This is an optimization exercise on Yosys and OpenROAD, whose aim is small area, a short achievable clock period and few clock cycles, not a production implementation. At most, simulation tests tie the RTL to the original design; equivalence was not proved. Not every run is shown, and edits may drop behaviour that the tests do not exercise. The RTL of runs 2 and 3 was laid out without a check of its function.

Run 1, routed clock nets over the placement:
Bar = 100 µm.
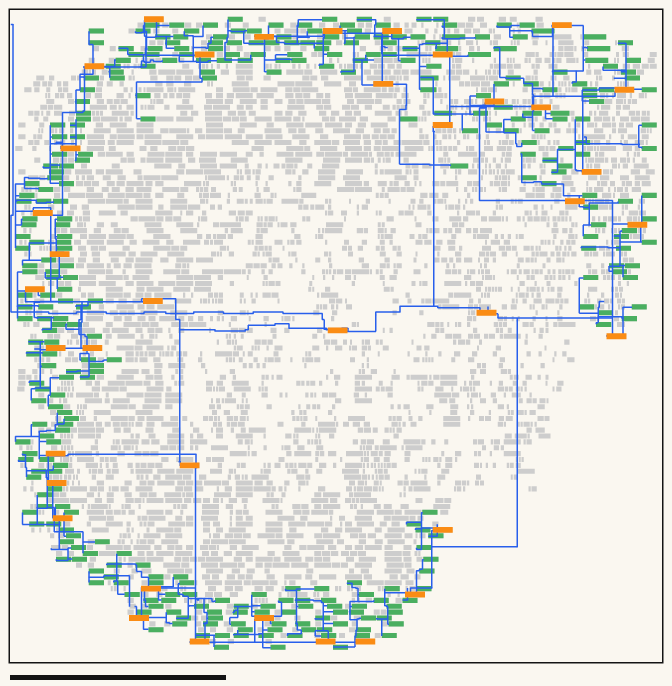
Run 1, worst path highlighted:
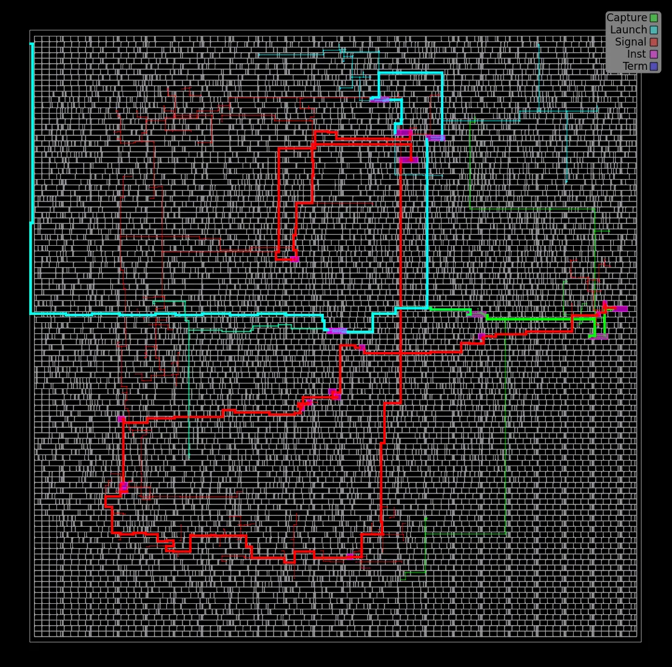
Run 1, a small window of the routed layout:
Bar = 10 µm. Window x 61 to 91, y 212 to 242 µm. Cells in grey, sequential cells in the stronger grey; small squares are vias.
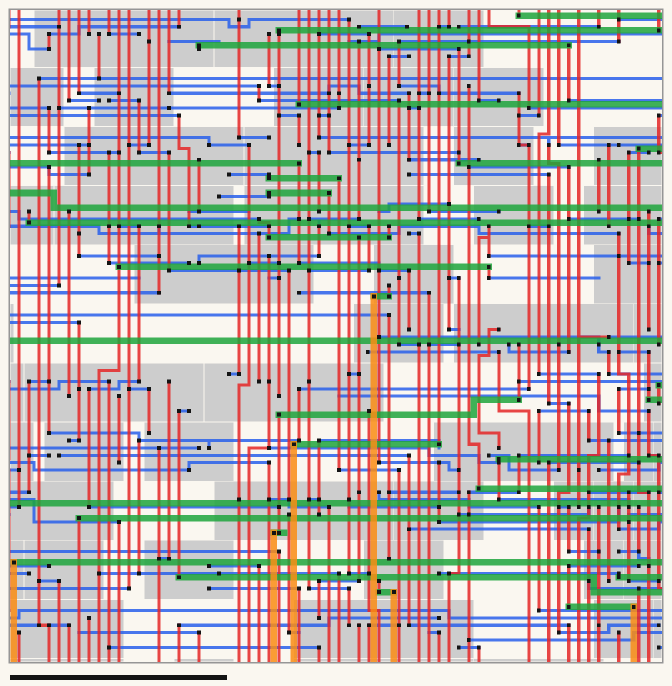
--- flow/design.v ---
module LASER (
input CLK,
input RST,
input [3:0] X,
input [3:0] Y,
output reg [3:0] C1X,
output reg [3:0] C1Y,
output reg [3:0] C2X,
output reg [3:0] C2Y,
output DONE);
parameter GETEDATA = 3'b000;
parameter LOOP = 3'b001;
parameter DECIDE_STEP = 3'b010;
parameter CALCULATE = 3'b011;
parameter CALCULATE2 = 3'b100;
parameter FINISH = 3'b101;
reg [1:0] count;
reg turn, changed, arr;  
reg [2:0] state, nextState;
reg [3:0] TX, TY, NX, NY, TX_t, TY_t; 
reg [5:0] num_count, C1Max, C2Max, AllMax, total_no_shadow, total, step, step_end;
reg array [0:15][0:15];
reg array_ [0:255];         
assign DONE = (state == FINISH);
wire arr_with_mask, inshadow, inshadow1, inshadow2,inshadow3, inshadow4, inshadow5, clear, writeable;
wire TX_B1, TX_B2, TX_B3, TX_B4, TX_S1, TX_S2, TX_S3, TX_S4;
wire [4:0] TX_m_NX, TY_m_NY, TX_NX, TY_NY;
assign TX_B4 = (TX >= 4); 
assign TX_B3 = (TX >= 3); 
assign TX_B2 = (TX >= 2); 
assign TX_B1 = (TX >= 1); 
assign TX_S4 = (TX <= 11); 
assign TX_S3 = (TX <= 12); 
assign TX_S2 = (TX <= 13); 
assign TX_S1 = (TX <= 14); 
assign clear = (state == FINISH);                  
assign writeable = (state == GETEDATA);
wire [3:0] TX_plus_4,TX_plus_3 ,TX_plus_2 ,TX_plus_1 ,TX_minus_1,TX_minus_2,TX_minus_3,TX_minus_4,
TY_plus_4 ,TY_plus_3 ,TY_plus_2 ,TY_plus_1 ,TY_minus_1,TY_minus_2,TY_minus_3,TY_minus_4; 
assign TX_plus_4 = TX + 4;
assign TX_plus_3 = TX + 3;
assign TX_plus_2 = TX + 2;
assign TX_plus_1 = TX + 1;
assign TX_minus_1 = TX - 1;
assign TX_minus_2 = TX - 2;
assign TX_minus_3 = TX - 3;
assign TX_minus_4 = TX - 4;
assign TY_plus_4 = TY + 4;
assign TY_plus_3 = TY + 3;
assign TY_plus_2 = TY + 2;
assign TY_plus_1 = TY + 1;
assign TY_minus_1 = TY - 1;
assign TY_minus_2 = TY - 2;
assign TY_minus_3 = TY - 3;
assign TY_minus_4 = TY - 4;
integer i, j;
assign TX_NX = (TX_t - NX);
assign TY_NY = (TY_t - NY);
assign TX_m_NX = (TX_NX[4] ? (~TX_NX + 1) : (TX_NX));
assign TY_m_NY = (TY_NY[4] ? (~TY_NY + 1) : (TY_NY));
assign inshadow1 = ((TX_m_NX) == 4) & (TY_m_NY == 0);
assign inshadow2 = ((TX_m_NX) == 3) & (TY_m_NY <= 2);
assign inshadow3 = ((TX_m_NX) == 2) & (TY_m_NY <= 3);
assign inshadow4 = ((TX_m_NX) == 1) & (TY_m_NY <= 3);
assign inshadow5 = (TX_m_NX == 0)   & ((TY_m_NY) <= 4);
assign inshadow = !(inshadow1 || inshadow2 || inshadow3 || inshadow4 || inshadow5);
assign arr_with_mask = (arr & inshadow);
always@(*)begin
		case(state)
			GETEDATA:begin
				if(num_count == 40 - 1)
					nextState = LOOP;
				else
					nextState = GETEDATA;
			end
			DECIDE_STEP:
				nextState = CALCULATE;
			CALCULATE:begin
				if(step == step_end)
					nextState = LOOP;
				else
					nextState = CALCULATE;
			end
			LOOP:begin
				if((TX == 15) && (TY == 15) && (changed == 0))
					nextState = FINISH;
				else
					nextState = DECIDE_STEP;
			end
			FINISH:
				nextState = GETEDATA;
			default:
				nextState = 0;
		endcase
end
always@(posedge CLK or posedge RST)begin
	if(RST)
		state <= 0;
	else
		state <= nextState;
end
always@(posedge CLK)begin
	if((RST) || (clear == 1))begin
		for(i = 0;i <= 15;i = i + 1)begin
			for(j = 0;j <= 15; j = j+ 1)begin
				array[i][j] <= 0;
			end
		end
	end
	else if(writeable == 1)begin
		for(i = 0;i <= 15;i = i + 1)begin
			for(j = 0;j <= 15; j = j+ 1)begin
				array[i][j] <= array[i][j];
			end
		end
		array[Y][X] <= 1;
	end
	else begin
		for(i = 0;i <= 15;i = i + 1)begin
			for(j = 0;j <= 15; j = j+ 1)begin
				array[i][j] <= array[i][j];
			end
		end
	end
end
always@(posedge CLK)begin
	step <= step + 1;
	if(RST || clear)begin
		NX <= 0;
		NY <= 0;
	end
	else begin
		NX <= NX;
		NY <= NY;
	end
	if(RST || clear)begin
		num_count <= 0;
		total_no_shadow <= 0;
		total <= 0;
		turn <= 0;
		step <= 6'b000000;
		step_end <= 6'b000000;
		changed <= 0;
		TX <= 0;
		TY <= 0;
		C1X <= 0;
		C1Y <= 0;
		C2X <= 0;
		C2Y <= 0;
		AllMax <= 0;
		C2Max <= 0;
		C1Max <= 0;
	end
	else
		case(state)
			GETEDATA:begin
				num_count <= num_count + 1;
				total_no_shadow <= 0;
				total <= 0;
			end
			LOOP:begin
				num_count <= num_count;
				if(((total + C2Max) > AllMax) && (turn == 0))begin
					changed <= 1;
					C1Max <= total_no_shadow;
					C1X <= TX;
					C1Y <= TY;
					AllMax <= (total + C2Max);
				end
				else if(((total + C1Max) >= AllMax) && (turn == 1))begin
					if(((total + C1Max) == AllMax)  && (C2Max < total_no_shadow))begin
						changed <= 1;
						C2Max <= total_no_shadow;
						C2X <= TX;
						C2Y <= TY;
					end
					else if((total + C1Max) == AllMax)begin
						changed <= changed;
						C2Max <= C2Max;
						C2X <= C2X;
						C2Y <= C2Y;
					end
					else begin
						changed <= 1;
						C2Max <= total_no_shadow;
						C2X <= TX;
						C2Y <= TY;
					end
					AllMax <= (total + C1Max);
				end
				else
					changed <= changed;
				if((TX == 15) && (TY == 15))begin
					changed <= 0;
					TX <= 0;
					TY <= 0;
					turn <= ~turn;
					NX <= turn ? C2X : C1X;
					NY <= turn ? C2Y : C1Y;
				end
				else if(TX == 15)begin
					turn <= turn;
					TX <= 0;
					TY <= TY_plus_1;
				end
				else 
					TX <= TX_plus_1;
				total_no_shadow <= 0;
				total <= 0;
			end
			DECIDE_STEP:begin
				num_count <= num_count;
				case(TY)
					3: begin
						case(TX)
							1:step <= 2;
							0:step <= 3;
							default:step <= 1;
						endcase
					end
					2: begin
						case(TX)
							2:step <= 7;
							1:step <= 8;
							0:step <= 9;
							default: step <= 6;
						endcase
					end
					1: begin
						case(TX)
							2:step <= 14;
							1:step <= 15;
							0:step <= 16;
							default:step <= 13;
						endcase
					end
					0: begin
						case(TX)
							3:step <= 21;
							2: step <= 22;
							1: step <= 23;
							0: step <= 24;
							default: step <= 20;
						endcase
					end
					default:
						step <= 0;
				endcase
				case(TY)
					15: step_end <= 28;
					14: step_end <= 35;
					13: step_end <= 42;
					12: step_end <= 47;
					default:
						step_end <= 48;
				endcase
				total_no_shadow <= 0;
				total <= 0;
			end
			CALCULATE:begin
				num_count <= num_count;
				if(arr == 1)
					total_no_shadow <= total_no_shadow + 1;
				else
					total_no_shadow <= total_no_shadow;
				if(arr_with_mask == 1) 
					total <= 1 + total;
				else
					total <= total;
			end
			FINISH:begin
				num_count <= num_count;
				total_no_shadow <= 0;
				total <= 0;
			end
			default:begin
				NX <= NX;
				NY <= NY;
				total_no_shadow <= 0;
				total <= 0;
				num_count <= 0;
			end
		endcase
end
always@(*)begin
		case(step)
			0:begin
				TY_t = TY_minus_4;
				TX_t = TX;
				arr = array[TY_minus_4][TX];
			end
			1:begin
				TY_t = TY_minus_3;
				if(TX_B2)begin
					arr = array[TY_minus_3][TX_minus_2];
					TX_t = TX_minus_2;
				end
				else begin
					arr = 0;
					TX_t = 0;
				end
			end
			2:begin
				TY_t = TY_minus_3;
				if(TX_B1)begin
					arr = array[TY_minus_3][TX_minus_1];
					TX_t = TX_minus_1;
				end
				else begin
					arr = 0;
					TX_t = 0;
				end
			end
			3:begin
				TY_t = TY_minus_3;
				TX_t = TX;
				arr = array[TY_minus_3][TX];
			end
			4:begin
				TY_t = TY_minus_3;
				if(TX_S1)begin
					arr = array[TY_minus_3][TX_plus_1];
					TX_t = TX_plus_1;
				end
				else begin
					arr = 0;
					TX_t = 0;
				end
			end
			5:begin
				TY_t = TY_minus_3;
				if(TX_S2)begin
					TX_t = TX_plus_2;
					arr = array[TY_minus_3][TX_plus_2];
				end
				else begin
					arr = 0;
					TX_t = 0;
				end
			end	
			6:begin
				TY_t = TY_minus_2;
				if(TX_B3) begin
					arr = array[TY_minus_2][TX_minus_3];
					TX_t = TX_minus_3;
				end
				else begin
					arr = 0;
					TX_t = 0;
				end
			end
			7:begin
				TY_t = TY_minus_2;
				if(TX_B2)begin
					arr = array[TY_minus_2][TX_minus_2];
					TX_t = TX_minus_2;
				end
				else begin
					arr = 0;
					TX_t = 0;
				end
			end
			8:begin
				TY_t = TY_minus_2;
				if(TX_B1)begin
					arr = array[TY_minus_2][TX_minus_1];
					TX_t = TX_minus_1;
				end
				else begin
					arr = 0;
					TX_t = 0;
				end
			end
			9:begin
				TY_t = TY_minus_2;
				TX_t = TX;
				arr = array[TY_minus_2][TX];
			end
			10:begin
				TY_t = TY_minus_2;
				if(TX_S1)begin
					arr = array[TY_minus_2][TX_plus_1];
					TX_t = TX_plus_1;
				end
				else begin
					arr = 0;
					TX_t = 0;
				end
			end
			11:begin
				TY_t = TY_minus_2;
				if(TX_S2)begin
					arr = array[TY_minus_2][TX_plus_2];
					TX_t = TX_plus_2;
				end
				else begin
					arr = 0;
					TX_t = 0;
				end
			end
			12:begin
				TY_t = TY_minus_2;
				if(TX_S3)begin
					arr = array[TY_minus_2][TX_plus_3];
					TX_t = TX_plus_3;
				end
				else begin
					arr = 0;
					TX_t = 0;
				end
			end
			13:begin
				TY_t = TY_minus_1;
				if(TX_B3)begin
					arr = array[TY_minus_1][TX_minus_3];
					TX_t = TX_minus_3;
				end
				else begin
					arr = 0;
					TX_t = 0;
				end
			end
			14:begin
				TY_t = TY_minus_1;
				if(TX_B2)begin
					arr = array[TY_minus_1][TX_minus_2];
					TX_t = TX_minus_2;
				end
				else begin
					arr = 0;
					TX_t = 0;
				end
			end
			15:begin
				TY_t = TY_minus_1;
				if(TX_B1)begin
					arr = array[TY_minus_1][TX_minus_1];
					TX_t = TX_minus_1;
				end
				else begin
					arr = 0;
					TX_t = 0;
				end
			end
			16:begin 
				TY_t = TY_minus_1;
				TX_t = TX;
				arr = array[TY_minus_1][TX];
			end
			17:begin
				TY_t = TY_minus_1;
				if(TX_S1)begin
					arr = array[TY_minus_1][TX_plus_1];
					TX_t = TX_plus_1;
				end
				else begin
					arr = 0;
					TX_t = 0;
				end
			end
			18:begin
				TY_t = TY_minus_1;
				if(TX_S2)begin
					arr = array[TY_minus_1][TX_plus_2];
					TX_t = TX_plus_2;
				end
				else begin
					arr = 0;
					TX_t = 0;
				end
			end
			19:begin
				TY_t = TY_minus_1;
				if(TX_S3)begin
					arr = array[TY_minus_1][TX_plus_3];
					TX_t = TX_plus_3;
				end
				else begin
					arr = 0;
					TX_t = 0;
				end
			end
			20:begin 
				TY_t = TY;
				if(TX_B4)begin
					arr = array[TY][TX_minus_4];
					TX_t = TX_minus_4;
				end
				else begin
					arr = 0;
					TX_t = 0;
				end
			end
			21:begin 
				TY_t = TY;
				if(TX_B3)begin
					arr = array[TY][TX_minus_3];
					TX_t = TX_minus_3;
				end
				else begin
					arr = 0;
					TX_t = 0;
				end
			end
			22:begin 
				TY_t = TY;
				if(TX_B2)begin
					arr = array[TY][TX_minus_2];
					TX_t = TX_minus_2;
				end
				else begin
					arr = 0;
					TX_t = 0;
				end
			end
			23:begin 
				TY_t = TY;
				if(TX_B1)begin
					arr = array[TY][TX_minus_1];
					TX_t = TX_minus_1;
				end
				else begin
					arr = 0;
					TX_t = 0;
				end
			end
			24:begin 
				TY_t = TY;
				TX_t = TX;
				arr = array[TY][TX]; 
			end
			25:begin 
				TY_t = TY;
				if(TX_S1)begin
					arr = array[TY][TX_plus_1];
					TX_t = TX_plus_1;
				end
				else begin
					arr = 0;
					TX_t = 0;
				end
			end
			26:begin 
				TY_t = TY;
				if(TX_S2)begin
					arr = array[TY][TX_plus_2];
					TX_t = TX_plus_2;
				end
				else begin
					arr = 0;
					TX_t = 0;
				end
			end
			27:begin 
				TY_t = TY;
				if(TX_S3)begin
					arr = array[TY][TX_plus_3];
					TX_t = TX_plus_3;
				end
				else begin
					arr = 0;
					TX_t = 0;
				end
			end
			28:begin 
				TY_t = TY;
				if(TX_S4)begin
					arr = array[TY][TX_plus_4];
					TX_t = TX_plus_4;
				end
				else begin
					arr = 0;
					TX_t = 0;
				end
			end
			29:begin 
				TY_t = TY_plus_1;
				if(TX_B3)begin
					arr = array[TY_plus_1][TX_minus_3];
					TX_t = TX_minus_3;
				end
				else begin
					arr = 0;
					TX_t = 0;
				end
			end
			30:begin
				TY_t = TY_plus_1;
				if(TX_B2)begin
					arr = array[TY_plus_1][TX_minus_2];
					TX_t = TX_minus_2;
				end
				else begin
					arr = 0;
					TX_t = 0;
				end
			end
			31:begin 
				TY_t = TY_plus_1;
				if(TX_B1)begin
					arr = array[TY_plus_1][TX_minus_1];
					TX_t = TX_minus_1;
				end
				else begin
					arr = 0;
					TX_t = 0;
				end
			end
			32:begin 
				TY_t = TY_plus_1;
				TX_t = TX;
				arr =	array[TY_plus_1][TX]            ;
			end
			33:begin 
				TY_t = TY_plus_1;
				if(TX_S1)begin
					arr = array[TY_plus_1][TX_plus_1];
					TX_t = TX_plus_1;
				end
				else begin
					arr = 0;
					TX_t = 0;
				end
			end
			34:begin 
				TY_t = TY_plus_1;
				if(TX_S2)begin
					arr = array[TY_plus_1][TX_plus_2];
					TX_t = TX_plus_2;
				end
				else begin
					arr = 0;
					TX_t = 0;
				end
			end
			35:begin 
				TY_t = TY_plus_1;
				if(TX_S3)begin
					arr = array[TY_plus_1][TX_plus_3];
					TX_t = TX_plus_3;
				end
				else begin
					arr = 0;
					TX_t = 0;
				end
			end
			36:begin 
				TY_t = TY_plus_2;
				if(TX_B3)begin
					arr = array[TY_plus_2][TX_minus_3];
					TX_t = TX_minus_3;
				end
				else begin
					arr = 0;
					TX_t = 0;
				end
			end
			37:begin 
				TY_t = TY_plus_2;
				if(TX_B2)begin
					arr = array[TY_plus_2][TX_minus_2];
					TX_t = TX_minus_2;
				end
				else begin
					arr = 0;
					TX_t = 0;
				end
			end
			38:begin 
				TY_t = TY_plus_2;
				if(TX_B1)begin
					arr = array[TY_plus_2][TX_minus_1];
					TX_t = TX_minus_1;
				end
				else begin
					arr = 0;
					TX_t = 0;
				end
			end
			39:begin 
				TY_t = TY_plus_2;
				TX_t = TX;
				arr = array[TY_plus_2][TX]; 
			end
			40:begin 
				TY_t = TY_plus_2;
				if(TX_S1)begin
					arr = array[TY_plus_2][TX_plus_1];
					TX_t = TX_plus_1;
				end
				else begin
					arr = 0;
					TX_t = 0;
				end
			end
			41:begin 
				TY_t = TY_plus_2;
				if(TX_S2)begin
					arr = array[TY_plus_2][TX_plus_2];
					TX_t = TX_plus_2;
				end
				else begin
					arr = 0;
					TX_t = 0;
				end
			end
			42:begin 
				TY_t = TY_plus_2;
				if(TX_S3)begin
					arr = array[TY_plus_2][TX_plus_3];
					TX_t = TX_plus_3;
				end
				else begin
					TX_t = 0;
					arr = 0;
				end
			end
			43:begin 
				TY_t = TY_plus_3;
				if(TX_B2)begin
					arr = array[TY_plus_3][TX_minus_2];
					TX_t = TX_minus_2;
				end
				else begin
					arr = 0;
					TX_t = 0;
				end
			end
			44:begin 
				TY_t = TY_plus_3;
				if(TX_B1)begin
					arr = array[TY_plus_3][TX_minus_1];
					TX_t = TX_minus_1;
				end
				else begin
					arr = 0;
					TX_t = 0;
				end
			end
			45:begin 
				TY_t = TY_plus_3;
				TX_t = TX;
				arr = array[TY_plus_3][TX]            ;
			end
			46:begin 
				TY_t = TY_plus_3;
				if(TX_S1)begin
					arr = array[TY_plus_3][TX_plus_1];
					TX_t = TX_plus_1;
				end
				else begin
					arr = 0;
					TX_t = 0;
				end
			end
			47:begin 
				TY_t = TY_plus_3;
				if(TX_S2)begin
					arr = array[TY_plus_3][TX_plus_2];
					TX_t = TX_plus_2;
				end
				else begin
					arr = 0;
					TX_t = 0;
				end
			end
			48:begin 
				TY_t = TY_plus_4;
				TX_t = TX;
				arr = array[TY_plus_4][TX];
			end
			default:begin
				arr = 0;
				TX_t = 0;
				TY_t = 0;
			end
		endcase
end
endmodule
--- flow/run.sh ---
#!/bin/bash
# synth_recipe.tcl (not shown) runs the flow's synth.tcl, then flattens the netlist and writes it again
# the make line also repeats each setting of config.mk as NAME=value (left out here)
make -C /OpenROAD-flow-scripts/flow DESIGN_CONFIG=/design/flow/config.mk WORK_HOME=/design/flow/orfs CLKGATE_MAP_FILE= SYNTH_SCRIPT=/design/flow/synth_recipe.tcl finish
--- flow/config.mk ---
export PLATFORM = sky130hd
export DESIGN_NAME = LASER
export DESIGN_NICKNAME = LASER
export VERILOG_FILES = /design/flow/design.v
export SDC_FILE = /design/flow/constraint.sdc
export NUM_CORES = 4
export LEC_CHECK = 0
export CAP_MARGIN = 20
export CORE_MARGIN = 2
export CORE_UTILIZATION = 40
export SLEW_MARGIN = 20
--- flow/constraint.sdc ---
create_clock -name core_clock -period 10.0 [get_ports {CLK}]
set_input_delay 2.0000 -clock core_clock [delete_from_list [all_inputs] [get_ports {CLK}]]
set_output_delay 2.0000 -clock core_clock [all_outputs]
set_load 0.01 [all_outputs]
==> flow_summary.ini, run 1 <==
[run_status]
outcome = finished clean

[yosys]
ys_seq_area_share_pct = 19.5
netlist_instances = 3761
synth_adder_area_share_pct = 2.65
synth_fp_nets = 3844
synth_top_family_by_area = multiplexers
synth-simple-area-share_pct = 13.7

[job]
maxCapViolations = 0

[critical_path]
path_delay_family = compound AO/OA/AOI/OAI gates
crit_chain = inv_2, buf_4, ha_4, buf_4, mux2i_1, mux2i_1, a221oi_1, nand3_1, a31oi_1, a2111oi_0, or4b_1, o31ai_1, and4_1, o21ai_0, a21oi_1
slowest_delay_ps = 970

[sta]
setup_violations = 0
hold_viol_final = 0
rsz0062_at_grt = false
timing.fmax_mhz = 140
slew_viol_final = 0

[floorplan]
die_w_um = 302
die_y_um = 302
die-area_mm2 = 0.0913
taps = 1165
ios = 27

[final_layout]
filler_cell_count = 8560
final_cell_mix = 373 x mux4_2, 367 x nand2_1, 345 x mux2i_1
multi_input_comb_cells = 3010
final_common_cell = mux4_2

[detailed_routing]
wl_per_cell_um = 34.9
vias = 35100
vias_per_cell = 7.34
wl_met3_mm = 21.7

[clock_tree]
cts_tree = built
htree_levels = 2

[global_routing]
grt_pass1_wl_mm = 239
grt-ovfl-total = 0

[placement]
port_buffers = 26
Testbench counts for the RTL of run 1, summed over its fixed seeds: cycles 4,090,998.
Back to the opening pictures, 'routed clock nets over the placement':
blue -> clock wires  # length 5030 µm
orange -> cells driving clock nets  # count 38
green -> flip-flops  # count 341
flops lie = spread over the die

Back to the opening pictures, 'worst path highlighted':
Final Core Density: 43.2%
min Tclk post-route: 7170 ps
post-route insts no fill: 4782

Back to the opening pictures, 'a small window of the routed layout':
blue -> met1
red -> met2
orange -> met4
green -> met3
sequential cells in the window = 0
most frequent = mux4_2 (14), mux2i_1 (8), mux2_2 (5)
cells with their middle in the window = 40

==> run 1: stage by stage <==
step	cells	util (%)	hold WS, ps
finish	4782	43.2	470
global route	4776	43.2	493
CTS	4775	43.2	472
detailed placement	4709	41.8	463
global placement	4709	41.7	455
floorplan	3761	-	424
==> run 1: worst paths after layout <==
path / startpoint / endpoint / slack [ps] / cells past startpoint
worst min register to register: step_end[0]$_SDFFE_PN0P_ / step_end[0]$_SDFFE_PN0P_ / 470 / 2
min in group asynchronous: RST / state[2]$_DFF_PP0_ / 2180 / 2
worst max register to register: TX[0]$_SDFFE_PN0P_ / total_no_shadow[2]$_SDFFE_PP0P_ / 2830 / 15
worst max-delay path: TX[0]$_SDFFE_PN0P_ / total_no_shadow[2]$_SDFFE_PP0P_ / 2830 / 15
max in group asynchronous: RST / state[0]$_DFF_PP0_ / 7590 / 2
worst min-delay path: step_end[0]$_SDFFE_PN0P_ / step_end[0]$_SDFFE_PN0P_ / 470 / 2
==> run 1: cells in the mapped netlist (all sizes together), types with 10 or more instances <==
library cell	instances	area [µm²]
nand2b	29	181
and2	28	175
or3	19	119
nor2b	18	113
mux4	373	8400
o31ai	14	105
a31oi	23	144
a2111oi	17	149
buf	154	890
a21o	18	135
nor3	85	425
mux2	169	1900
a21oi	143	716
a311oi	12	105
o221ai	16	140
a22oi	43	323
o22ai	40	250
a32oi	12	105
nand2	367	1380
nor2	288	1080
a211oi	48	360
o211ai	36	270
and3	17	106
inv	52	195
dfxtp	330	6610
nor4	25	156
o2111ai	26	228
and4	10	87.6
mux2i	345	3450
clkbuf	197	739
xnor2	45	424
xor2	15	139
a22o	211	1850
a221oi	19	173
o21ai	142	711
nand3	120	601
nand4	38	238
ha	69	863
==> run 1: metal layers <==
metal / GRT usage (%) / vias up
met2: 52.8 / 2605
met4: 19.2 / 16
met1: 46.6 / 17394
met3: 11.6 / 588
li1: - / 14497
met5: 0 / -
==> run 1: registers in the layout (all words and copies together), names as in the netlist <==
| register | flops |
|---|---|
| TX | 4 |
| state | 3 |
| total | 6 |
| num_count | 6 |
| AllMax | 6 |
| C2Y | 4 |
| C1X | 4 |
| TY | 4 |
| step | 6 |
| NX | 4 |
| C1Y | 4 |
| array | 256 |
| C1Max | 6 |
| NY | 4 |
| total_no_shadow | 6 |
| step_end | 6 |
| turn | 1 |
| C2X | 4 |
| C2Max | 6 |
| changed | 1 |
Run 1, sequential cells grouped by signal name:
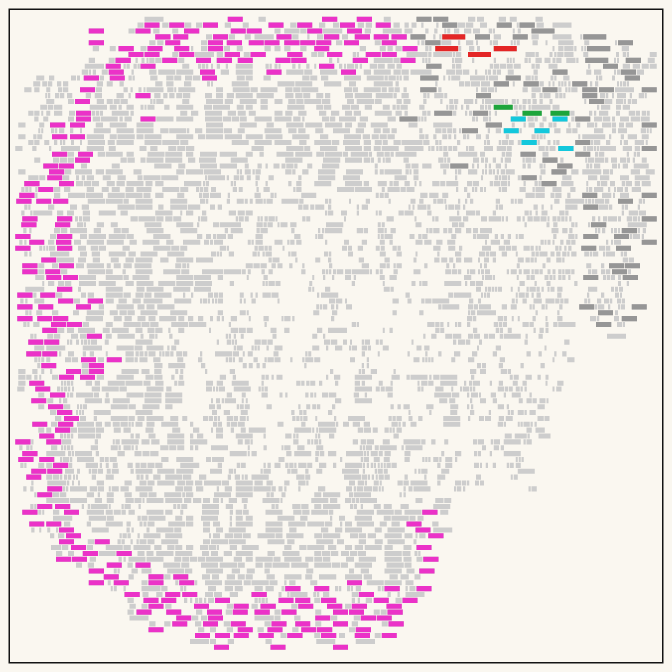

==> run 2: a larger rewrite; changed files in full <==
==> flow/design.v <==
module LASER (
input CLK,
input RST,
input [3:0] X,
input [3:0] Y,
output reg [3:0] C1X,
output reg [3:0] C1Y,
output reg [3:0] C2X,
output reg [3:0] C2Y,
output DONE);
localparam NR = 17;      
localparam PC = 10;      
reg        inph;         
reg [5:0]  cnt;          
reg        wv;           
reg [3:0]  Xr, Yr;       
reg [4:0]  wo;           
reg        s1;           
reg [4:0]  y1;           
reg        v2;           
reg [3:0]  y2;           
reg        done_r;
reg        turn, changed, first;
reg [3:0]  NX, NY;
reg [5:0]  C1Max, C2Max, AllMax;
assign DONE = done_r;
wire st = inph & (cnt == 6'd0);      
reg [15:0] ring [0:NR-1];
wire [5:0] wsum = {2'b00, Yr} + {1'b0, wo};
wire [4:0] wrow = (wsum >= 6'd17) ? wsum - 6'd17 : wsum[4:0];
integer p;
always @(posedge CLK) begin
	for (p = 0; p < NR; p = p + 1)
		ring[p] <= (st ? 16'd0 : ring[(p + 1) % NR]) |
		           ((wv && wrow == p) ? (16'd1 << Xr) : 16'd0);
end
reg [15:0] cu0, cu2, cu3, cu4;
integer c;
reg [4:0] du;
always @(*) begin
	for (c = 0; c < 16; c = c + 1) begin
		du = (c >= NX) ? (c - NX) : (NX - c);
		cu0[c] = (du == 0);
		cu2[c] = (du <= 2);
		cu3[c] = (du <= 3);
		cu4[c] = (du <= 4);
	end
end
reg [8:0] rok, rv0, rv2, rv3, rv4;
integer d;
reg signed [6:0] ry, dv;
always @(*) begin
	for (d = 0; d < 9; d = d + 1) begin
		ry = $signed({2'b00, y1}) + d - 4;
		rok[d] = (ry >= 0) && (ry <= 15);
		dv = ry - $signed({3'b000, NY});
		if (dv < 0) dv = -dv;
		rv0[d] = (dv == 0);
		rv2[d] = (dv <= 2);
		rv3[d] = (dv <= 3);
		rv4[d] = (dv <= 4);
	end
end
reg [15:0] a [0:8];
reg [15:0] m [0:8];
integer e;
always @(*) begin
	for (e = 0; e < 9; e = e + 1) begin
		a[e] = ring[PC - 4 + e] & {16{rok[e]}};
		m[e] = a[e] & ~(({16{rv0[e]}} & cu4) | ({16{rv2[e]}} & cu3) |
		                ({16{rv3[e]}} & cu2) | ({16{rv4[e]}} & cu0));
	end
end
function [95:0] discsum;
	input [15:0] r0, r1, r2, r3, r4, r5, r6, r7, r8;
	reg [3:0] v1 [0:23];
	reg [3:0] v5 [0:23];
	reg [3:0] v7 [0:23];
	reg [3:0] v9 [0:23];
	integer k, x;
	begin
		for (k = 0; k < 24; k = k + 1) begin
			v1[k] = 0; v5[k] = 0; v7[k] = 0; v9[k] = 0;
		end
		for (k = 0; k < 16; k = k + 1) begin
			v1[k+4] = r4[k];
			v5[k+4] = r2[k] + r3[k] + r4[k] + r5[k] + r6[k];
			v7[k+4] = v5[k+4] + r1[k] + r7[k];
			v9[k+4] = v7[k+4] + r0[k] + r8[k];
		end
		for (x = 0; x < 16; x = x + 1)
			discsum[6*x +: 6] = v1[x] + v5[x+1] + v7[x+2] + v7[x+3] + v9[x+4] +
			                    v7[x+5] + v7[x+6] + v5[x+7] + v1[x+8];
	end
endfunction
wire [95:0] own1 = discsum(a[0], a[1], a[2], a[3], a[4], a[5], a[6], a[7], a[8]);
wire [95:0] tot1 = discsum(m[0], m[1], m[2], m[3], m[4], m[5], m[6], m[7], m[8]);
wire skip00 = first && (y1 == 5'd0);
reg [95:0] own2, tot2;
always @(posedge CLK) begin
	own2 <= own1;
	tot2 <= {tot1[95:6], skip00 ? 6'd0 : tot1[5:0]};
end
wire [5:0] kadd = turn ? C1Max : C2Max;
reg [11:0] key [0:15];
integer i;
always @(*) begin
	for (i = 0; i < 16; i = i + 1)
		key[i] = {tot2[6*i +: 6] + kadd, turn ? own2[6*i +: 6] : 6'd0};
end
reg [11:0] k1 [0:7];  reg [3:0] i1 [0:7];
reg [11:0] k2 [0:3];  reg [3:0] i2 [0:3];
reg [11:0] k3 [0:1];  reg [3:0] i3 [0:1];
reg [11:0] bk;        reg [3:0] bi;
integer j;
always @(*) begin
	for (j = 0; j < 7; j = j + 1) begin
		if (key[2*j+1] > key[2*j]) begin k1[j] = key[2*j+1]; i1[j] = 2*j+1; end
		else                       begin k1[j] = key[2*j];   i1[j] = 2*j;   end
	end
	k1[7] = key[14]; i1[7] = 14;
	for (j = 0; j < 4; j = j + 1) begin
		if (k1[2*j+1] > k1[2*j]) begin k2[j] = k1[2*j+1]; i2[j] = i1[2*j+1]; end
		else                     begin k2[j] = k1[2*j];   i2[j] = i1[2*j];   end
	end
	for (j = 0; j < 2; j = j + 1) begin
		if (k2[2*j+1] > k2[2*j]) begin k3[j] = k2[2*j+1]; i3[j] = i2[2*j+1]; end
		else                     begin k3[j] = k2[2*j];   i3[j] = i2[2*j];   end
	end
	if (k3[1] > k3[0]) begin bk = k3[1]; bi = i3[1]; end
	else               begin bk = k3[0]; bi = i3[0]; end
end
wire [11:0] skey = {AllMax, turn ? C2Max : 6'd0};
wire        uA   = bk > skey;                  
wire [11:0] kA   = uA ? bk : skey;
wire        uB   = key[15] > kA;               
wire [3:0]  xA   = uA ? bi : (turn ? C2X : C1X);
wire [3:0]  yA   = uA ? y2 : (turn ? C2Y : C1Y);
wire        chA  = changed | uA;
wire [3:0]  wx   = uB ? 4'd15 : bi;
wire [5:0]  wown = own2[6*wx +: 6];
wire [5:0]  ws   = uB ? key[15][11:6] : bk[11:6];
wire        upd  = uA | uB;
always @(posedge CLK) begin
	if (RST || done_r) begin
		inph <= 1'b1;
		cnt <= 6'd0;
		s1 <= 1'b0;
		v2 <= 1'b0;
		done_r <= 1'b0;
		turn <= 1'b0;
		changed <= 1'b0;
		first <= 1'b1;
		NX <= 4'd0; NY <= 4'd0;
		C1X <= 4'd0; C1Y <= 4'd0; C2X <= 4'd0; C2Y <= 4'd0;
		C1Max <= 6'd0; C2Max <= 6'd0; AllMax <= 6'd0;
	end else begin
		if (inph) begin
			cnt <= cnt + 6'd1;
			if (cnt == 6'd39) inph <= 1'b0;
		end
		if (wv && !inph) s1 <= 1'b1;
		v2 <= s1 && (y1 != 5'd16);
		y2 <= y1[3:0];
		if (v2) begin
			if (upd) begin
				changed <= 1'b1;
				AllMax <= ws;
				if (turn) begin
					C2X <= wx; C2Y <= y2; C2Max <= wown;
				end else begin
					C1X <= wx; C1Y <= y2; C1Max <= wown;
				end
			end
			if (y2 == 4'd15) begin
				if (!chA) begin
					done_r <= 1'b1;
					s1 <= 1'b0;
				end
				changed <= 1'b0;
				turn <= ~turn;
				first <= 1'b0;
				NX <= xA;
				NY <= yA;
			end
		end
	end
end
always @(posedge CLK) begin
	wv <= inph & ~RST;
	Xr <= X;
	Yr <= Y;
	wo <= st ? 5'd15 : ((wo == 5'd0) ? 5'd16 : wo - 5'd1);
	y1 <= (wv && !inph) ? 5'd0 : ((y1 == 5'd16) ? 5'd0 : y1 + 5'd1);
end
endmodule
Run 2, sequential cells grouped by signal name:
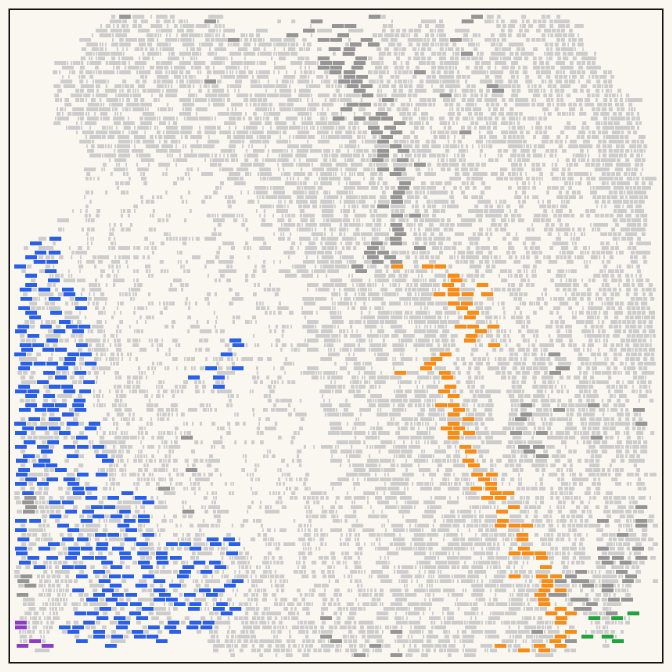
blue -> `ring`  # placed flops 272
green -> `cnt`  # placed flops 6, where lower right
orange -> `own2`  # placed flops 96
purple -> `wo`  # placed flops 5, where lower left
not coloured = 163

Run 2, worst path highlighted:
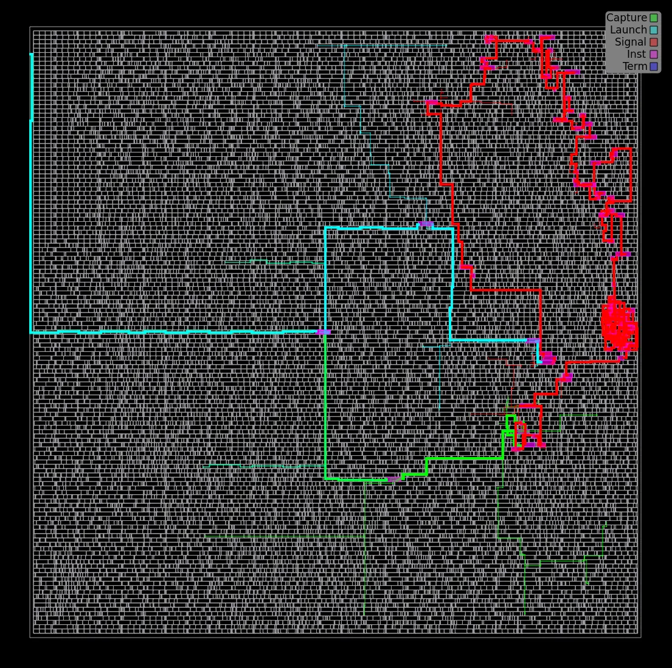
setup_tns: -122500 ps
min Tclk post-route: 13360 ps
Final WS setup: -3360 ps
post-route insts no fill: 9513

Run 2, routed metal, one colour a layer:
Only two layers are drawn.
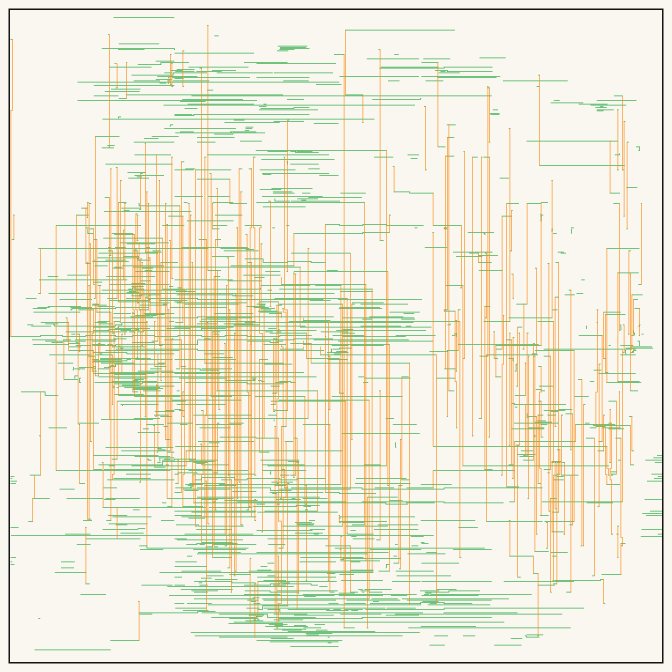
green -> met3  # wire length 22.0 mm
orange -> met4  # wire length 22.7 mm

Run 2, a small window of the routed layout:
Bar = 10 µm. Window x 81 to 111, y 273 to 303 µm. Cells in grey, sequential cells in the stronger grey; small squares are vias.
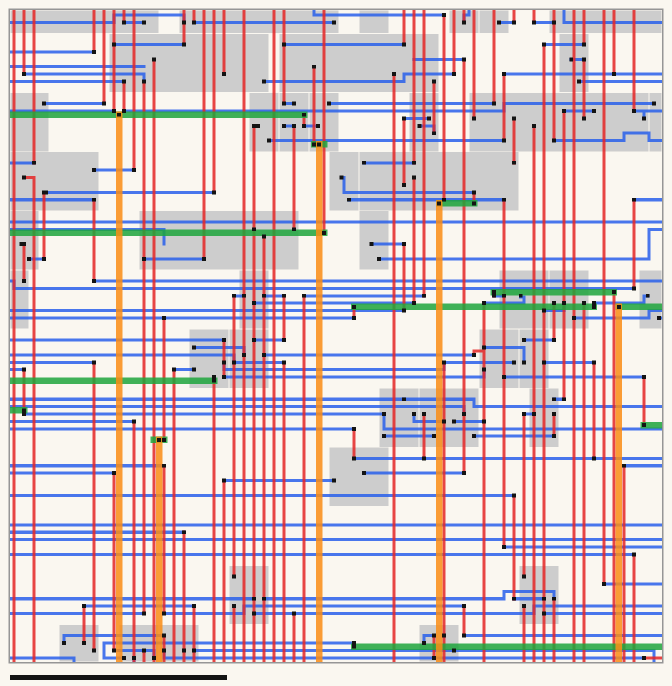
red -> met2
blue -> met1
orange -> met4
green -> met3
sequential cells in the window = 0
cells with their middle in the window = 31
most frequent = inv_1 (8), a21oi_1 (8), fa_1 (4)

==> flow_summary.ini, run 2 <==
[global_routing]
grt_max_degree = 193
grt_util_met1_pct = 47.0
busiest_layer = met2
grtUsageMet2_pct = 56.7
met3_usage_pct = 7.63
grt_pass1_wl_mm = 387
grt-ovfl-total = 0

[yosys]
yosys.area.top_type = fa_1
synth_top_family_by_area = adder cells
synth.area.top_cells = fa_1 24%, dfxtp_1 19%, ha_1 13%
netlist_instances = 6508
synth-simple-area-share_pct = 10.7
syn_avg_cell_area_um2 = 8.85
ys_seq_area_share_pct = 18.9
synth_fp_nets = 7780
synth_top_area_share_pct = 23.5
ys_top_cells_by_count = 1137 x inv_1, 676 x fa_1, 586 x ha_1
yosysMostFrequentCell = inv_1
synth_adder_area_share_pct = 36.3

[critical_path]
cp-endpoint = C2Max[0]$_SDFFE_PP0P_
slowest_delay_ps = 390
r2r_setup_slack_ps = -3360
path_class = reg -> reg
reg2reg_to = C2Max[0]$_SDFFE_PP0P_
reg2regPathDepth = 88
crit-reg2reg-launch = turn$_SDFFE_PP0P_
startpoint = turn$_SDFFE_PP0P_

[run_status]
outcome = failed layout checks
check.faults = setup timing

[floorplan]
ios = 27
die-area_mm2 = 0.147
die_y_um = 383
die_w_um = 383
start_util_pct = 40.2

[job]
maxCapViolations = 0

[detailed_routing]
vias = 53117
vias_per_cell = 5.58
wl_met3_mm = 22.0
wl_per_cell_um = 29.0

[sta]
setup_violations = 45
fin_ws_ps = -3360
timing.fmax_mhz = 74.9
rsz0062_at_grt = true
slew_viol_final = 0
hold_viol_final = 0
timing.hold.ws_ps = 444

[min_path]
hold_path_depth = 1

[final_layout]
final_area_mm2 = 0.0741
final_common_cell = inv_1
regMostFlops = ring
filler_cell_count = 13514
largest_reg_flops = 272

[clock_tree]
clockBufferDepth = 3
cts_tree = built
htree_levels = 2

[placement]
port_buffers = 26
==> run 2: cell count changes after synthesis, moves of 136 or more <==
cell | before | now
fa_1 | 4 | 676
mux2i_1 | 345 | 87
dfxtp_1 | 330 | 538
nand2_1 | 367 | 503
ha_1 | 69 | 586
a21oi_1 | 143 | 454
inv_1 | 49 | 1137
mux4_2 | 373 | 0
xnor2_1 | 41 | 211
==> run 2: worst max-delay path, delay by kind of cell, from the launching register on <==
family / cells / cell delay, ps
flops: 1 / 380
fa+ha+maj: 5 / 1300
compound gates: 20 / 3790
mux: 3 / 580
xor+xnor: 1 / 250
buf+inv: 45 / 5420
simple gates: 14 / 1490
==> run 2: layout make-up <==
cell class,count,share of cell area (%)
diodes,5,0.0169
clock buffers,80,2.34
clock inverters,35,0.732
inverters,1140,5.78
multi-input cells,4598,59.7
flip-flops and latches,542,14.7
well taps,1903,3.21
repair buffers,1210,13.5
==> run 2: how the worst min path moves through the flow <==
stage,from,endpoint,slack (ps)
2_1_floorplan,first$_SDFFE_PP1P_,first$_SDFFE_PP1P_,420
3_3_place_gp,ring[0][14]$_DFF_P_,ring[16][14]$_DFF_P_,430
3_5_place_dp,ring[0][14]$_DFF_P_,ring[16][14]$_DFF_P_,430
4_1_cts,ring[5][2]$_DFF_P_,ring[4][2]$_DFF_P_,440
5_1_grt,ring[3][15]$_DFF_P_,ring[2][15]$_DFF_P_,460
6_report,ring[0][14]$_DFF_P_,ring[16][14]$_DFF_P_,440
==> run 2: through the flow <==
step | instances | setup slack, ps | util (%)
2_1_floorplan | 6508 | -5110 | -
3_3_place_gp | 9203 | -3970 | 47.0
3_5_place_dp | 9203 | -4360 | 47.0
4_1_cts | 9443 | -3220 | 50.4
5_1_grt | 9508 | -3890 | 51.7
6_report | 9513 | -3360 | 51.7
==> run 2: what timing repair did <==
item                       4_1_cts  5_1_grt
gates cloned                     7        4
setup endpoints to repair       55       84
resized for setup              335      303
buffers inserted               122       64
pin swaps                      122      165
Run 2, routed clock nets over the placement:
Bar = 100 µm.
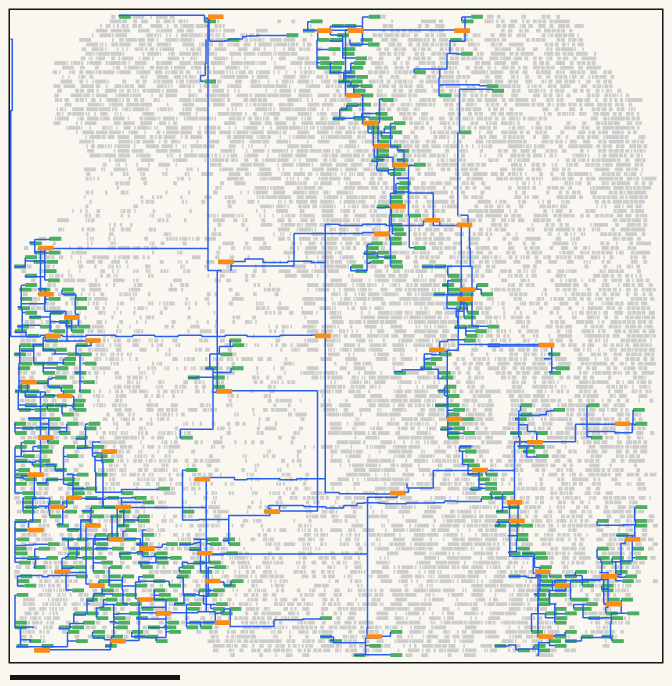

## Run 3: large edit since run 2, in outline
flow/design.v: 196 -> 1047 lines; modules unchanged: 0
  LASER: edited, 196 -> 1039 lines
  LASER_fa: new, 4 lines
  LASER_ha: new, 4 lines
==> module LASER_fa as of run 3 <==
module LASER_fa (input a, input b, input c, output s, output co);
assign s = a ^ b ^ c;
assign co = (a & b) | (a & c) | (b & c);
endmodule
==> module LASER_ha as of run 3 <==
module LASER_ha (input a, input b, output s, output co);
assign s = a ^ b;
assign co = a & b;
endmodule
--- a/flow/config.mk
+++ b/flow/config.mk
@@ -8,4 +8,5 @@
 export CAP_MARGIN = 20
 export CORE_MARGIN = 2
-export CORE_UTILIZATION = 40
+export CORE_UTILIZATION = 55
 export SLEW_MARGIN = 20
+export SYNTH_HIERARCHICAL = 1
Run 3, routed clock nets over the placement:
Bar = 100 µm.
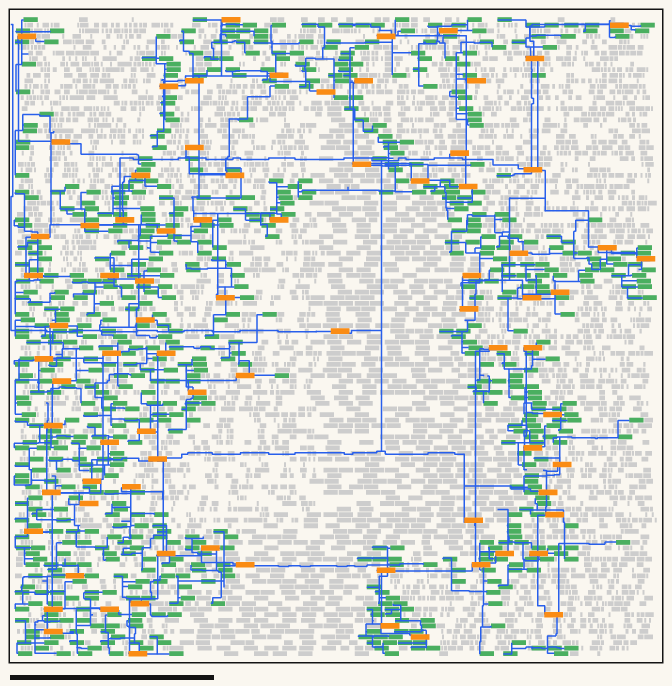
green -> flip-flops  # count 731
orange -> cells driving clock nets  # count 80
blue -> clock wires  # length 9650 µm
routed clock nets = 81

Run 3, worst path highlighted:
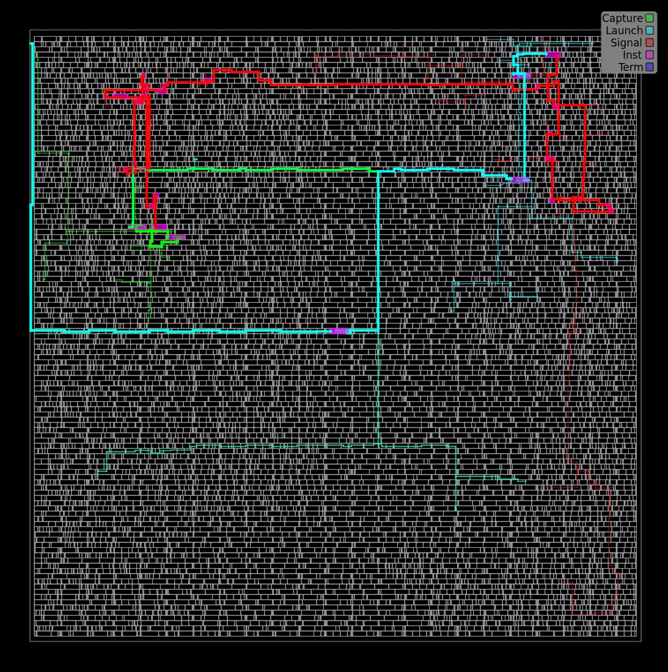
setup_tns: 0 ps
Final Core Density: 59.4%
Final WS setup: 3080 ps
post-route insts no fill: 6511
min Tclk post-route: 6920 ps

==> flow_summary.ini, run 3 <==
[sta]
setup_violations = 0
timing.fmax_mhz = 145
hold_viol_final = 0
slew_viol_final = 0
timing.hold.ws_ps = 326
rsz0062_at_grt = false

[final_layout]
final_common_cell = dfxtp_1
filler_cell_count = 8504
final_cell_mix = 730 x dfxtp_1, 679 x fa_1, 525 x nand2_1
largest_reg_flops = 288
regMostFlops = ring

[yosys]
synth_adder_area_share_pct = 36.0
synth-simple-area-share_pct = 11.2
ys_seq_area_share_pct = 26.8
netlist_instances = 5296
synth.area.top_cells = dfxtp_1 27%, fa_1 25%, ha_1 10%
synth_top_family_by_area = adder cells
yosysMostFrequentCell = dfxtp_1
ys_top_cells_by_count = 731 x dfxtp_1, 679 x fa_1, 526 x nand2_1
synth_fp_nets = 6439
yosys.area.top_type = dfxtp_1
synth_top_area_share_pct = 26.8

[floorplan]
die_y_um = 319
die_w_um = 319
start_util_pct = 55.5
ios = 27

[global_routing]
grt_max_degree = 232
met3_usage_pct = 9.66
grt_util_met1_pct = 49.6
busiest_layer = met2
grt-ovfl-total = 0
grt_pass1_wl_mm = 278

[placement]
dp_cells = 6365

[clock_tree]
clockBufferDepth = 3
cts_setup_buffers = 0
cts_tree = built
htree_levels = 3
cts_resized = 0

[detailed_routing]
wl_met3_mm = 17.8

[critical_path]
path_class = reg -> reg

[run_status]
outcome = finished clean
Run 3, a small window of the routed layout:
Bar = 10 µm. Window x 65 to 95, y 224 to 254 µm. Cells in grey, sequential cells in the stronger grey; small squares are vias.
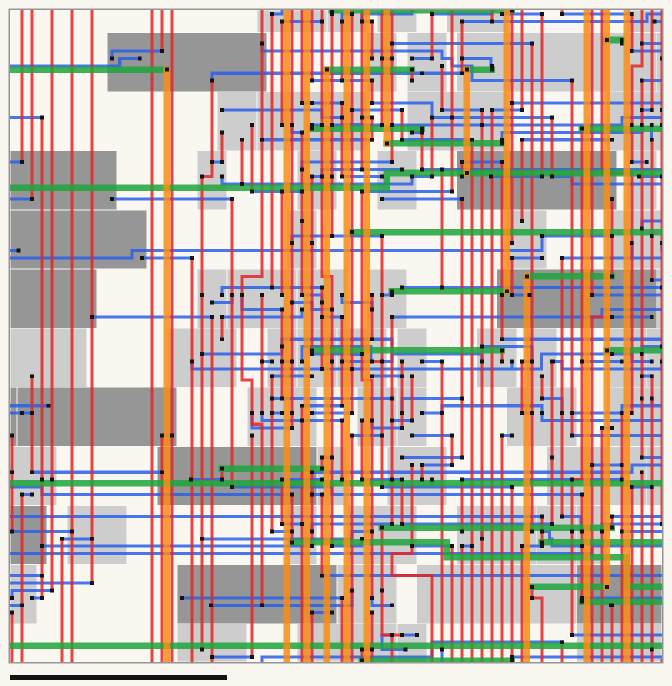
green -> met3
orange -> met4
blue -> met1
red -> met2
most frequent = dfxtp_1 (10), nand2_1 (9), a21oi_1 (6)
netlist names of flops here include = `cu3` (2), `cu4` (2), `rv2` (2)
cells with their middle in the window = 61
sequential cells in the window = 10

Run 3, sequential cells grouped by signal name:
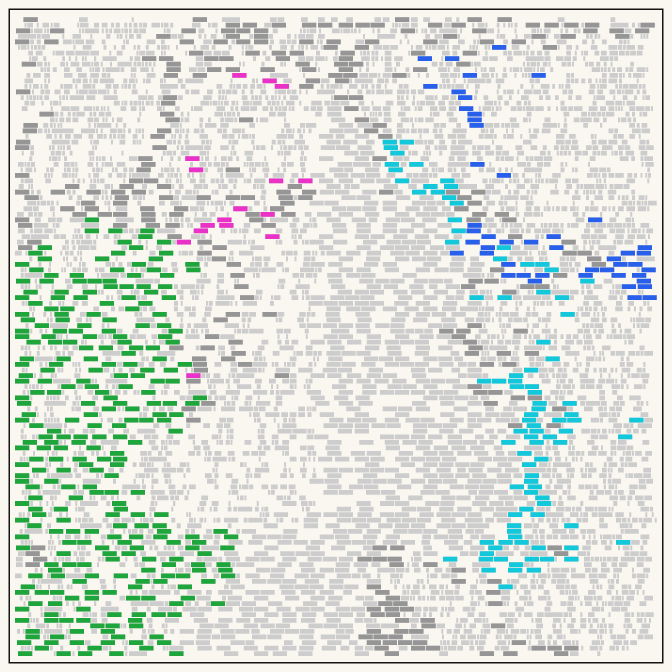
blue -> `qk3`  # placed flops 48
magenta -> `cu4`  # placed flops 16
cyan -> `tot2`  # placed flops 94
green -> `ring`  # placed flops 288
not coloured = 285

-- run 3: cells by family after synthesis --
family,count (synthesis)
AO/OA/AOI/OAI,1247
XOR/XNOR,191
buffers and inverters,541
AND/OR/NAND/NOR,1278
adder cells (fa/ha/maj),1170
flip-flops,731
multiplexers,138
-- run 3: path summary, 6_finish.rpt --
check | startpoint | end | depth (start not counted) | slack [ps]
setup / recovery | turn$_SDFFE_PP0P_ | rv2[3]$_DFF_P_ | 23 | 3080
setup reg to reg | turn$_SDFFE_PP0P_ | rv2[3]$_DFF_P_ | 23 | 3080
hold reg to reg | y2[2]$_DFF_P_ | y3[2]$_DFF_P_ | 0 | 330
hold / removal | y2[2]$_DFF_P_ | y3[2]$_DFF_P_ | 0 | 330
-- run 3: area by class of cell --
cell class                 instances  share of cell area, %
inverter                         261                   1.69
antenna                            1                0.00428
tap                             1287                   2.76
multi-input combinational       4024                   64.8
sequential                       731                   25.1
clock inverter                    45                   1.01
timing repair buffer              63                  0.938
clock buffer                      99                   3.74
-- run 3: per-module statistics from Yosys (local to each module, per instance) --
| module | cell area (µm²) | copies in the design |
|---|---|---|
| LASER_ha | 12.5 | 92 |
| LASER_fa | 20.0 | 652 |
| LASER | 40300 | 1 |
-- run 3: worst max-delay path, stage by stage, from the launching register on --
cell	delay, ps
dfxtp_2	830
buf_4	490
nand4_1	140
nor3_1	310
o31ai_1	170
and2_1	210
and3_1	300
nor2_1	340
nand3_1	560
o221a_2	490
inv_1	70
ha_1	250
inv_1	100
fa_1	670
inv_1	140
nor2_1	190
nand2_1	90
nor3_1	140
a21oi_1	50
a2111oi_0	380
o21ai_0	140
o311ai_0	250
and2_1	250
a21boi_0	200
-- run 3: metrics by stage --
stage	area, µm²	worst slack, ps
floorplan	54500	3370
global placement	55600	3100
detailed placement	55600	3130
CTS	58400	3150
global route	58400	2640
finish	58400	3080
Run 3, routed metal, one colour a layer:
Only two layers are drawn.
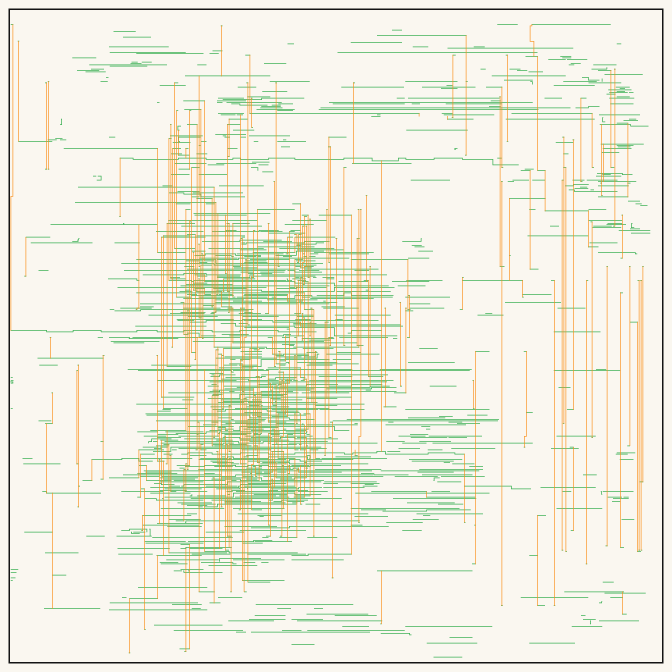

==> run 4: too many edits to list; what changed since run 3 <==
flow/design.v: 1047 -> 980 lines; modules unchanged: 2
  LASER: edited, 1039 -> 972 lines
Run 4, routed metal, one colour a layer:
Only two layers are drawn.
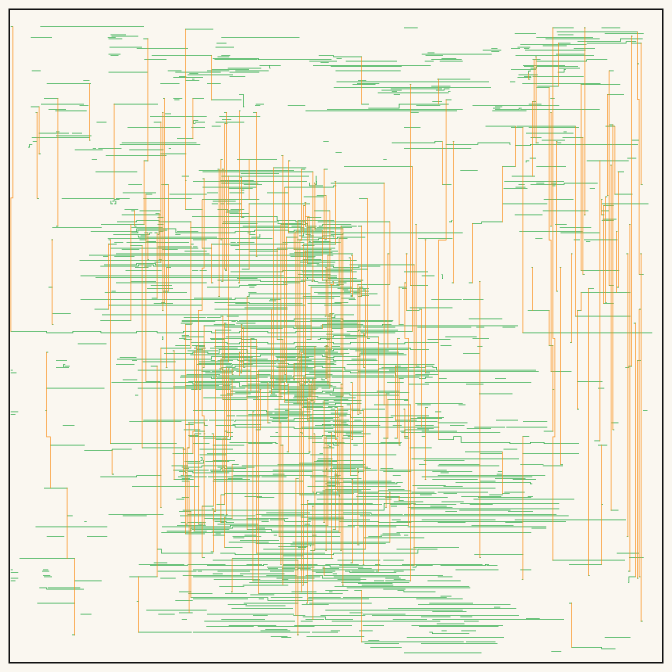
orange -> met4  # wire length 13600 µm
green -> met3  # wire length 21.9 mm

Run 4, worst path highlighted:
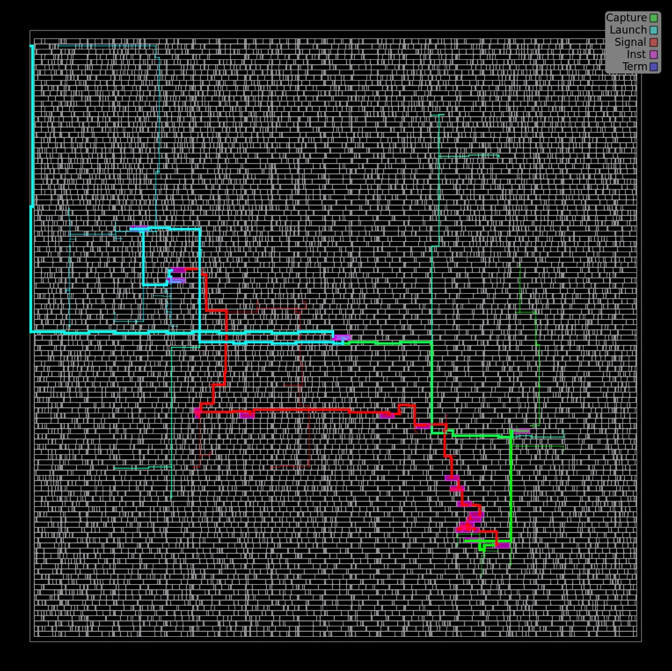
min Tclk post-route: 6620 ps
post-route insts no fill: 6546
Final Core Density: 60.0%
Final WS setup: 3380 ps

Run 4, a small window of the routed layout:
Bar = 10 µm. Window x 65 to 95, y 225 to 255 µm. Cells in grey, sequential cells in the stronger grey; small squares are vias.
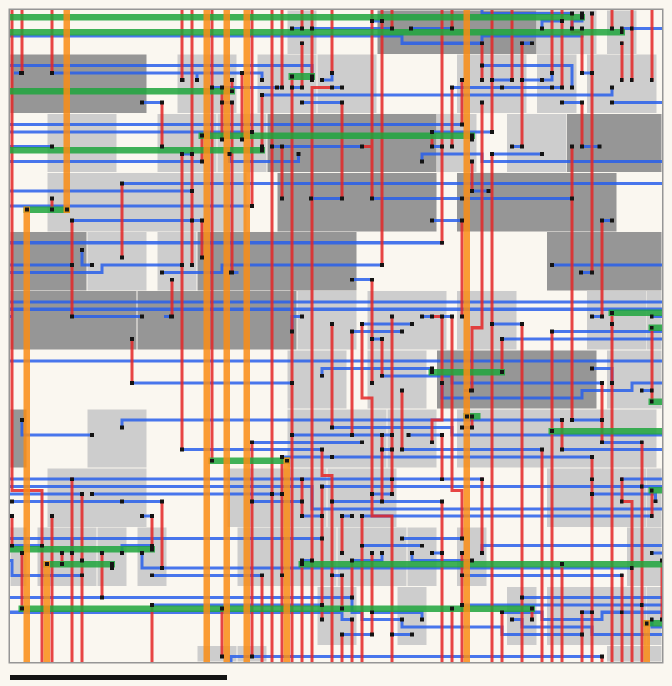
green -> met3
red -> met2
blue -> met1
orange -> met4
netlist names of flops here include = `rv3` (4), `rv4` (3), `rv0` (2)
sequential cells in the window = 11
most frequent = buf_4 (11), dfxtp_1 (10)
cells with their middle in the window = 58

Run 4, sequential cells grouped by signal name:
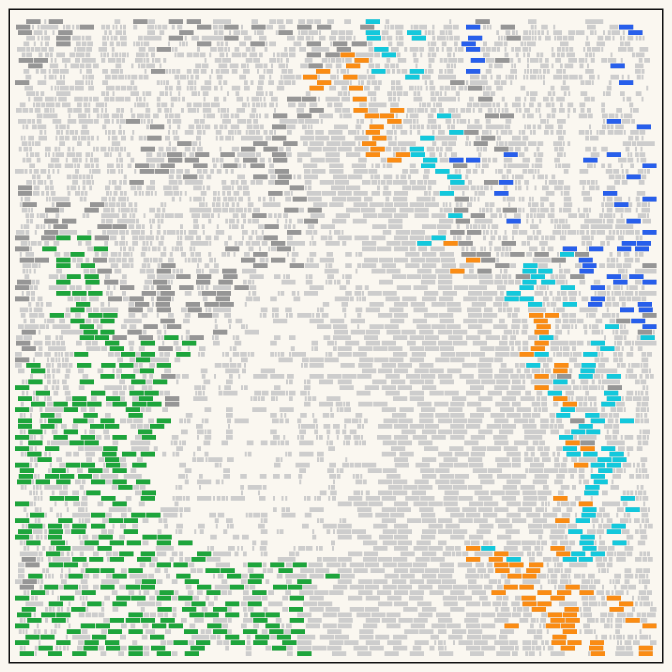
orange -> `own2`  # placed flops 94
cyan -> `tot2`  # placed flops 96
green -> `ring`  # placed flops 288
blue -> `qk3`  # placed flops 48
not coloured = 209

==> flow_summary.ini, run 4 <==
[global_routing]
grtUsageMet2_pct = 58.6
met3_usage_pct = 11.2
busiest_layer = met2
grt_pass1_wl_mm = 295
grt_util_met1_pct = 52.7

[critical_path]
path_class = reg -> reg
r2r_setup_slack_ps = 3380
startpoint = rv2[5]$_DFF_P_
crit_fanout = 16
reg2regPathDepth = 14
crit-reg2reg-launch = rv2[5]$_DFF_P_

[clock_tree]
clock-sinks = 735
htree_levels = 3
cts_resized = 0
cts_setup_buffers = 0
cts_tree = built
clockBufferDepth = 3

[yosys]
syn_avg_cell_area_um2 = 10.3
synth_top_area_share_pct = 26.8
ys_seq_area_share_pct = 26.8
synth_fp_nets = 6356
ys_top_cells_by_count = 735 x dfxtp_1, 691 x fa_1, 444 x nand2_1
yosysMostFrequentCell = dfxtp_1
synth-simple-area-share_pct = 11.8
synth.area.top_cells = dfxtp_1 27%, fa_1 25%, ha_1 7.6%
syn_area_mm2 = 0.0549
yosys.area.top_type = dfxtp_1
synth_top_family_by_area = adder cells
synth_adder_area_share_pct = 33.2
ys.flop_type = dfxtp_1
synth_seq_cells = 735

[detailed_routing]
vias_per_cell = 6.61
vias = 43289
wl_per_cell_um = 31.1

[floorplan]
start_util_pct = 55.7
die-area_mm2 = 0.102
ios = 27
die_y_um = 320
die_w_um = 320

[min_path]
min_from = tot2[93]$_DFF_P_
hold_path_depth = 0
min_path_type = reg -> reg

[final_layout]
regMostFlops = ring
final_cell_mix = 733 x dfxtp_1, 691 x fa_1, 444 x nand2_1
final_common_cell = dfxtp_1
largest_reg_flops = 288

[sta]
slew_viol_final = 0
hold_viol_final = 0
clock_skew_ps = 53.3
setup_violations = 0
timing.fmax_mhz = 151
tns_ps = 0
rsz0062_at_grt = false

[run_status]
outcome = finished clean

[placement]
port_buffers = 26
Testbench counts for the RTL of run 4, summed over its fixed seeds: cycles 11,250.
## run 4: path summary, 6_finish.rpt
kind | endpoint
worst max-delay path | tot2[77]$_DFF_P_
worst min-delay path | k15[9]$_DFF_P_
worst max register to register | tot2[77]$_DFF_P_
worst min register to register | k15[9]$_DFF_P_
## run 4: area by class of cell
| type | count | area (µm²) |
|---|---|---|
| inverter | 264 | 991 |
| antenna | 4 | 10.0 |
| sequential | 735 | 14700 |
| tap | 1287 | 1610 |
| fill | 8259 | 39400 |
| multi-input combinational | 4008 | 38100 |
| clock inverter | 40 | 644 |
| timing repair buffer | 101 | 856 |
| clock buffer | 107 | 2280 |
## run 4: cell families after synthesis
family | count (synthesis)
and+or+nand+nor | 1297
AOI/OAI and AO/OA | 1281
adders and majority gates | 1044
DFF | 735
buffers and inverters | 578
xor gates and xnor gates | 218
muxes | 168
## run 4: per-module statistics from Yosys (local to each module, per instance)
module    area [µm²]  copies in the design  flip-flops and latches  cells
LASER          41300                     1                     735   4641
LASER_fa        20.0                   680                       0      1
## run 4: metal layers
layer / part of all wire (%) / routed length (µm)
met3: 11 / 21900
met5: 0.040 / 82
met1: 40 / 82200
met2: 42 / 85900
met4: 6.7 / 13600
## run 4: through the flow
stage | hold slack (ps) | worst slack, ps | utilization (%) | cells | instance area, µm²
6_report | 315 | 3380 | 60.0 | 6546 | 59200
5_1_grt | 326 | 3270 | 60.0 | 6542 | 59200
4_1_cts | 317 | 3490 | 60.0 | 6540 | 59100
3_5_place_dp | 312 | 3540 | 57.0 | 6393 | 56200
3_3_place_gp | 313 | 3650 | 57.0 | 6392 | 56200
2_1_floorplan | 310 | 4120 | - | 5321 | 54900
## run 4: worst max-delay path: stages, from the launching register on
cell,delay (ps)
dfxtp_1,910
a222oi_1,250
and3_1,270
fa_1,620
fa_1,550
fa_1,760
fa_1,500
fa_1,430
fa_1,460
fa_1,400
fa_1,410
fa_1,380
ha_1,220
xnor2_1,180
xnor2_1,160

[static timing again, ports no longer ideal]
No port has a modelled driver above. Below, the same layouts with a new extraction and two added sets of constraints.
Step 1 assumes that a clkbuf_16 drives the clock port and a buf_2 every other input.
Step 2 times the ports against the registers' clock, not the clock port: input delays grow and output delays shrink by t, the midpoint of the rising clock arrivals with the driver on.
Slacks: ideal ports / drivers / drivers and shift; pairs: ideal ports / drivers.
run	t (ns)	setup WS [ns]	latest minus earliest clock arrival (ns)	worst slew at a driven data input, ns
run 1	0.651	2.832 / 2.832 / 2.832	0.023 / 0.023	0.03
run 2	0.785	-3.358 / -3.358 / -3.358	0.063 / 0.063	0.04
run 3	0.752	3.081 / 3.081 / 3.081	0.052 / 0.052	0.09
run 4	0.760	3.382 / 3.382 / 3.382	0.057 / 0.057	0.04
